What follows belongs to an exercise in optimizing a design on an open flow for small area; a production flow would make more cautious choices. The RTL was checked by simulation tests, not by an equivalence proof against the original design. Power and IR drop assume default switching activity.

===== design/flow/run.sh =====
#!/bin/bash
# synth_recipe.tcl (not shown) runs the flow's synth.tcl, then flattens the netlist and writes it again
# the make line also repeats each setting of config.mk as NAME=value (left out here)
make -C /OpenROAD-flow-scripts/flow DESIGN_CONFIG=/design/flow/config.mk WORK_HOME=/design/flow/orfs CLKGATE_MAP_FILE= SYNTH_SCRIPT=/design/flow/synth_recipe.tcl finish

===== design/flow/config.mk =====
export PLATFORM = sky130hd
export DESIGN_NAME = DSP
export DESIGN_NICKNAME = DSP
export VERILOG_FILES = /design/flow/design.v
export SDC_FILE = /design/flow/constraint.sdc
export NUM_CORES = 4
export LEC_CHECK = 0
export CAP_MARGIN = 20
export CORE_MARGIN = 2
export CORE_UTILIZATION = 40
export SLEW_MARGIN = 20

===== design/flow/constraint.sdc =====
create_clock -name core_clock -period 10.0 [get_ports {clk}]
set_input_delay 2.0000 -clock core_clock [delete_from_list [all_inputs] [get_ports {clk}]]
set_output_delay 2.0000 -clock core_clock [all_outputs]
set_load 0.01 [all_outputs]

===== design/flow/design.v =====
module RegMux (clk, CE, rst, data, out);
    parameter N = 18;
    parameter RSTTYPE = "SYNC";
    parameter DATAREG = 0;
    input clk, CE, rst;
    input [N - 1 : 0] data;
    output [N - 1 : 0] out;
    reg [N - 1 : 0] data_reg;
    generate
        if (DATAREG) begin
            if (RSTTYPE == "SYNC") begin
                always @(posedge clk) begin
                    if (rst) begin
                        data_reg <= 0;
                    end else if (CE) begin
                        data_reg <= data;
                    end
                end
            end else begin
                always @(posedge clk or posedge rst) begin
                    if (rst) begin
                        data_reg <= 0;
                    end else if (CE) begin
                        data_reg <= data;
                    end
                end
            end
        end
    endgenerate
    generate
        if (DATAREG) begin
            assign out = data_reg;
        end else begin
            assign out = data;
        end
    endgenerate
endmodule
module PreAddSub (mode, in0, in1, out);
    input mode;
    input [17:0] in0, in1;
    output [17:0] out;
    assign out = (mode == 0)? in0 + in1 : in0 - in1;
endmodule
module Mul (in0, in1, out);
    input [17:0] in0, in1;
    output [35:0] out;
    assign out = in0 * in1;
endmodule
module PostAddSub (mode, in0, in1, cin, out, carryOut);
    input mode, cin;
    input [47:0] in0, in1;
    output [47:0] out;
    output carryOut;
    assign {carryOut, out} = (mode == 0)? in0 + in1 + cin : in1 - in0 - cin;
endmodule
module DSP (clk, opMode, CEA, CEB, CEC, CECarryIn, CED, CEM, CEOpMode, CEP,
                rstA, rstB, rstC, rstCarryIn, rstD, rstM, rstOpMode, rstP,
                A, B, D, C, carryIn, BCIn, PCIn,
                BCOut, PCOut, P, M, carryOut, carryOutF);
    parameter A0REG = 0;
    parameter A1REG = 1;
    parameter B0REG = 0;
    parameter B1REG = 1;
    parameter CREG = 1;
    parameter DREG = 1;
    parameter MREG = 1;
    parameter PREG = 1;
    parameter CARRYINREG = 1;
    parameter CARRYOUTREG = 1;
    parameter OPMODEREG = 1;
    parameter CARRYINSEL = "OPMODE5";
    parameter B_INPUT = "DIRECT";
    parameter RSTTYPE = "SYNC";
    input clk, carryIn, rstA, rstB, rstC, rstCarryIn, rstD, rstM, rstOpMode, rstP,
            CEA, CEB, CEC, CECarryIn, CED, CEM, CEOpMode, CEP;
    input [17:0] A, B, D, BCIn;
    input [47:0] C, PCIn;
    input [7:0] opMode;
    output carryOut, carryOutF;
    output [17:0] BCOut;
    output [47:0] PCOut, P;
    output [35:0] M;
    wire [7:0] opModeRegOut;
    wire [17:0] dRegOut, bIn, b0RegOut, a0RegOut, PreASOut, b1RegIn,
                b1RegOut, a1RegOut;
    wire [35:0] mulOut;
    wire carryInRegIn, carryInRegOut, carryOutRegIn;
    wire [47:0] cRegOut, Z, X, pRegIn;
    RegMux #(8, RSTTYPE, OPMODEREG) opReg (clk, CEOpMode, rstOpMode, opMode, opModeRegOut);
    RegMux #(18, RSTTYPE, DREG) dReg (clk, CED, rstD, D, dRegOut);
    RegMux #(18, RSTTYPE, B0REG) b0Reg (clk, CEB, rstB, bIn, b0RegOut);
    RegMux #(18, RSTTYPE, A0REG) a0Reg (clk, CEA, rstA, A, a0RegOut);
    RegMux #(48, RSTTYPE, CREG) cReg (clk, CEC, rstC, C, cRegOut);
    PreAddSub PreAS (opModeRegOut[6], dRegOut, b0RegOut, PreASOut);
    RegMux #(18, RSTTYPE, B1REG) b1Reg (clk, CEB, rstB, b1RegIn, b1RegOut);
    RegMux #(18, RSTTYPE, A1REG) a1Reg (clk, CEA, rstA, a0RegOut, a1RegOut);
    Mul mul (b1RegOut, a1RegOut, mulOut);
    RegMux #(36, RSTTYPE, MREG) mulReg (clk, CEM, rstM, mulOut, M);
    RegMux #(1, RSTTYPE, CARRYINREG) carryInReg (clk, CECarryIn, rstCarryIn, carryInRegIn, carryInRegOut);
    PostAddSub PostAS (opModeRegOut[7], X, Z, carryInRegOut, pRegIn, carryOutRegIn);
    RegMux #(1, RSTTYPE, CARRYOUTREG) carryOutReg (clk, CECarryIn, rstCarryIn, carryOutRegIn, carryOut);
    RegMux #(48, RSTTYPE, PREG) pReg (clk, CEP, rstP, pRegIn, P);
    generate
        if (B_INPUT == "DIRECT") begin
            assign bIn = B;
        end else if (B_INPUT == "CASCADE") begin
            assign bIn = BCIn;
        end else begin
            assign bIn = 0;
        end
    endgenerate
    assign b1RegIn = (opModeRegOut[4] == 0)? b0RegOut : PreASOut;
    generate
        if (CARRYINSEL == "OPMODE5") begin
            assign carryInRegIn = opModeRegOut[5];
        end else if (CARRYINSEL == "CARRYIN") begin
            assign carryInRegIn = carryIn;
        end else begin
            assign carryInRegIn = 0;
        end
    endgenerate
    assign Z = (opModeRegOut[3:2] == 0)? 0 : (opModeRegOut[3:2] == 1)? PCIn :
                (opModeRegOut[3:2] == 2)? P : cRegOut;
    assign X = (opModeRegOut[1:0] == 0)? 0 : (opModeRegOut[1:0] == 1)? M :
                (opModeRegOut[1:0] == 2)? P : {dRegOut, a1RegOut, b1RegOut};
    assign BCOut = b1RegOut;
    assign carryOutF = carryOut;
    assign PCOut = P;
endmodule

==> out/summary.txt <==
WHS Endpoint -> cReg.data_reg[17]
Min-delay worst type -> flip-flop to flip-flop
Commonest non-fill, non-tap cells in the layout -> inv_1, clkdlybuf4s50_1, nand2_1, nor2_1, ha_1
Core ar. -> 68300 µm²
Number of setup buffers added after CTS -> 0
Routed wire length per instance -> 20.3 µm
Comb pwr -> 1.83 mW
Max incr delay on CP -> 1.03 ns
WP buf/inv -> 5
Cell variety after synth -> 92
# Taps -> 882
Number of global-route vias before repair -> 23.1k
Synth Instances -> 3325
Boundary Pins -> 346
Worst-path clk slew -> 0.08 ns
Vias/cell -> 5.40
Max Freq -> 0.134 GHz
Leakage -> 14.7 nW
Actual slew at the worst max-slew pin -> 1.07 ns
Area of the multi-input gates -> 20800 µm²
Synth Area in Simple Gates -> 0.156
First-pass GRT wire length -> 137000 µm
Clk buf depth -> 2
Multi-input combinational area share -> 0.657
CP dominant cell by count -> fa_1
RR Endpoint -> mulReg.data_reg[35]
Syn_nets -> 4047
Inverters -> 444
Switch share -> 0.429
Met2 usage -> 0.395
Placement Cell Area -> 31100 µm²
Max Cap Viol -> 0
Worst IR Drop VDD -> 134 µV
Worst r2r path cells -> 23
Final Max Tran Viols -> 0
H-tree Lvls -> 4
NonClk Buf Share -> 0.113
Adder-cell share of the synthesized area -> 0.312
Commonest non-fill, non-tap cell in the layout -> inv_1
Grt peak-use layer -> met2
Die Ht -> 266 µm
Internal -> 2.03 mW
Clk sinks -> 196
Critical path launch point type -> flip-flop
CTS tree -> built
Largest cell class by area -> multi-input combinational cells
Clock Tree Root -> clkbuf_16
Worst-path fanout max -> 20
Design Power -> 3.55 mW
Clock-cell share of area -> 0.0186
DR WL met3 -> 5930 µm
Comb pwr share -> 0.516
Synth Area in XOR/XNOR -> 0.0440
CP Capture Point -> mulReg.data_reg[35]
Outcome -> timing/DRC/antenna clean
RSZ-0062 raised after global routing -> false
Total grt overflow -> 0
Register bit total from synthesis -> 196
Largest family of logic cells by synthesized area -> adder cells
Clock Buffer Count -> 21
Period minus WS final -> 7.49 ns
Ranking of synthesized cells by area -> fa_1, dfxtp_1, ha_1, inv_1, mux2i_1
Synth cell count leaders -> inv_1, nand2_1, nor2_1, ha_1, fa_1
Largest net degree at the start of global routing -> 62
Register area share after synthesis -> 0.143
Top pwr grp -> combinational logic
Antenna Nets Post-Route -> 0
Crit-path leading delay family -> adder cells
Slowest CP cell -> dfxtp_1
Net count, final -> 4201
Hold Crit Start -> cReg.data_reg[17]
Seq cells -> 196
Most frequent cell after synthesis -> inv_1
Period utilisation layout -> 0.749
Met1 usage -> 0.358
Final worst slack -> 2.51 ns
CP Class -> flip-flop to flip-flop
CTS Hold Bufs -> 0
Met1 wire length -> 41800 µm
Arr. time, crit path -> 7.91 ns
Worst Hold Depth -> 2
Antenna cells -> 1
Fillers -> 6822
Flop pwr share -> 0.271
Fraction of registers with async set/reset -> 0
Placer Congestion -> 0.927
Switching pwr -> 1.52 mW
GRT Total Usage -> 0.252
Reg-to-reg slack, setup -> 2.51 ns
Die X -> 266 µm
Power Density -> 112 nW/µm²
#MultiIn Comb -> 2450
Initial antenna violation count -> 1
Most used flip-flop cell after synthesis -> dfxtp_1
Multiplexer share of the synthesized area -> 0.0894
Detailed Routing Iterations Pass 1 -> 5
Dominant cell type by area after synthesis -> fa_1
Fin area -> 31700 µm²
CP Depth -> 23
Hpwl dp -> 68900 µm
Initial core utilization -> 0.402
Synth Area in Compound Gates -> 0.156
Slew headroom -> 0.287
Uppermost layer routed -> met5
Number of synthesized flops with an enable pin -> 0
Crit path from -> a1Reg.data_reg[9]
Placed Cells -> 4342
WHS -> 0.485 ns
# resized after CTS -> 0
Setup TNS -> 0 ns
Mapped Area -> 27500 µm²
Crit. End Element -> flip-flop
Final setup vio count -> 0
Yosys warnings -> 5
TritonCTS Buffers -> 17
DR DRC count -> 0
Hold Fails Final Rpt -> 0
Syn_area_per_cell -> 8.27 µm²
Signal buffers -> 370
Via count -> 23.6k
Wire length on met2 -> 39200 µm
Count of input and output buffers -> 326
Area grow syn2layout -> 15.3%
Layout cells sized above 1 -> 0.0567
Crit path required time -> 10.42 ns
FF-to-FF Start -> a1Reg.data_reg[9]
Yosys top cell area share -> 0.190
DRT iter0 DRCs -> 1755
**Close-up of the layout**

Region (113, 166) to (153, 206) µm. Cells in grey, sequential cells in the stronger grey; small squares are vias.
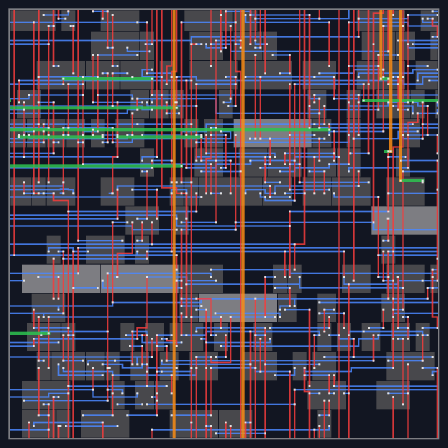
Key: red = metal 2; green = metal 3; blue = metal 1; orange = metal 4
Most frequent: nand2_1 (14), nor2_1 (13). 119 logic cells have their middle in the window. Netlist names of flops here include pReg.data_reg (5). Sequential cells in the window: 5.

**Register map, names as in the netlist**

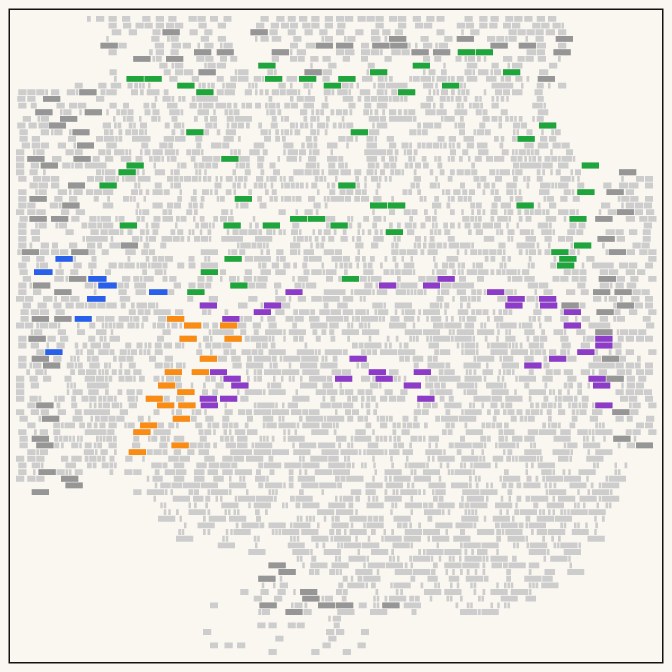
Key: green = pReg.data_reg [flops 48]; orange = b1Reg.data_reg [flops 18, where left middle]; blue = opReg.data_reg [flops 8, where left middle]; purple = mulReg.data_reg [flops 36]
Another 86 sequential cells are not coloured.
fin util: 0.464
sequential share of cell area: 0.124
Seq. cell area: 3930 µm²
Power Sequential: 0.960 mW

**Clock distribution**

The bar under the picture is 100 µm long.
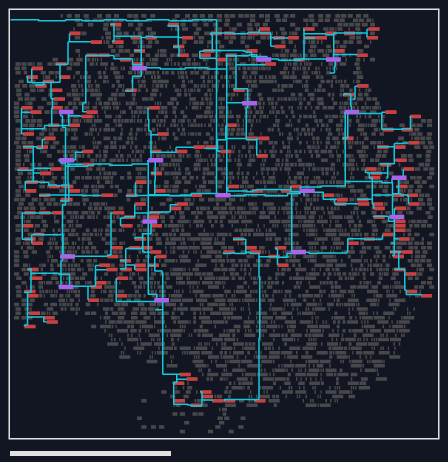
Key: cyan = clock wires [length 3530 µm]; red = flip-flops [count 196]; purple = clock drivers [count 17]
There are 18 routed clock nets.
clock skew: 0.0199 ns
Clk. pwr: 0.756 mW
Clock power frac: 0.213
worst skew pair latency: 0.52 ns

**Top view of the die**

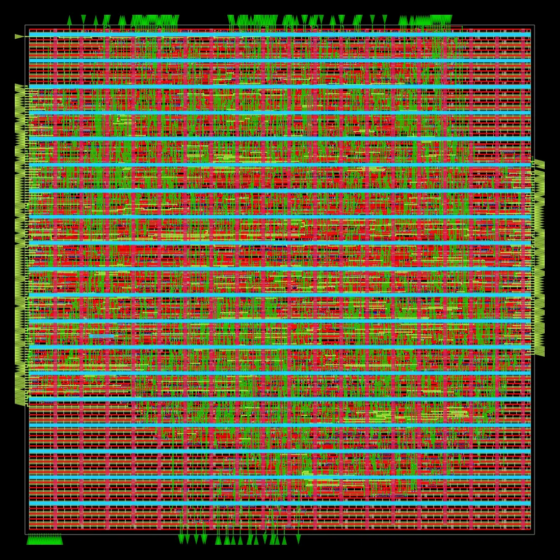
Core Rows: 96
Final Non-Filler Cells: 4375
WL final: 88700 µm

==> static timing again, ports no longer ideal <==
The results above use ideal ports. As a check the final layout listed here was re-extracted and re-timed, cells and wires unchanged.
Step 1 sets driving cells, clkbuf_16 on the clock port and buf_2 on the other inputs (assumed; they add their load-dependent delay and slew).
Step 2, shift: input delay + t, output delay - t, t = (earliest + latest rising clock arrival at the registers) / 2. This alone moves slack from input paths to output paths.
Slacks: ideal ports / drivers / drivers and shift; pairs: ideal ports / drivers.
t, ns: 0.573
setup WS [ns]: 2.513 / 2.513 / 2.513
cell pins on the clock port's net: 1
After both steps this run still meets setup and hold. For this run, drivers alone change the setup slack by 0.000 ns; drivers and shift together by 0.000 ns.
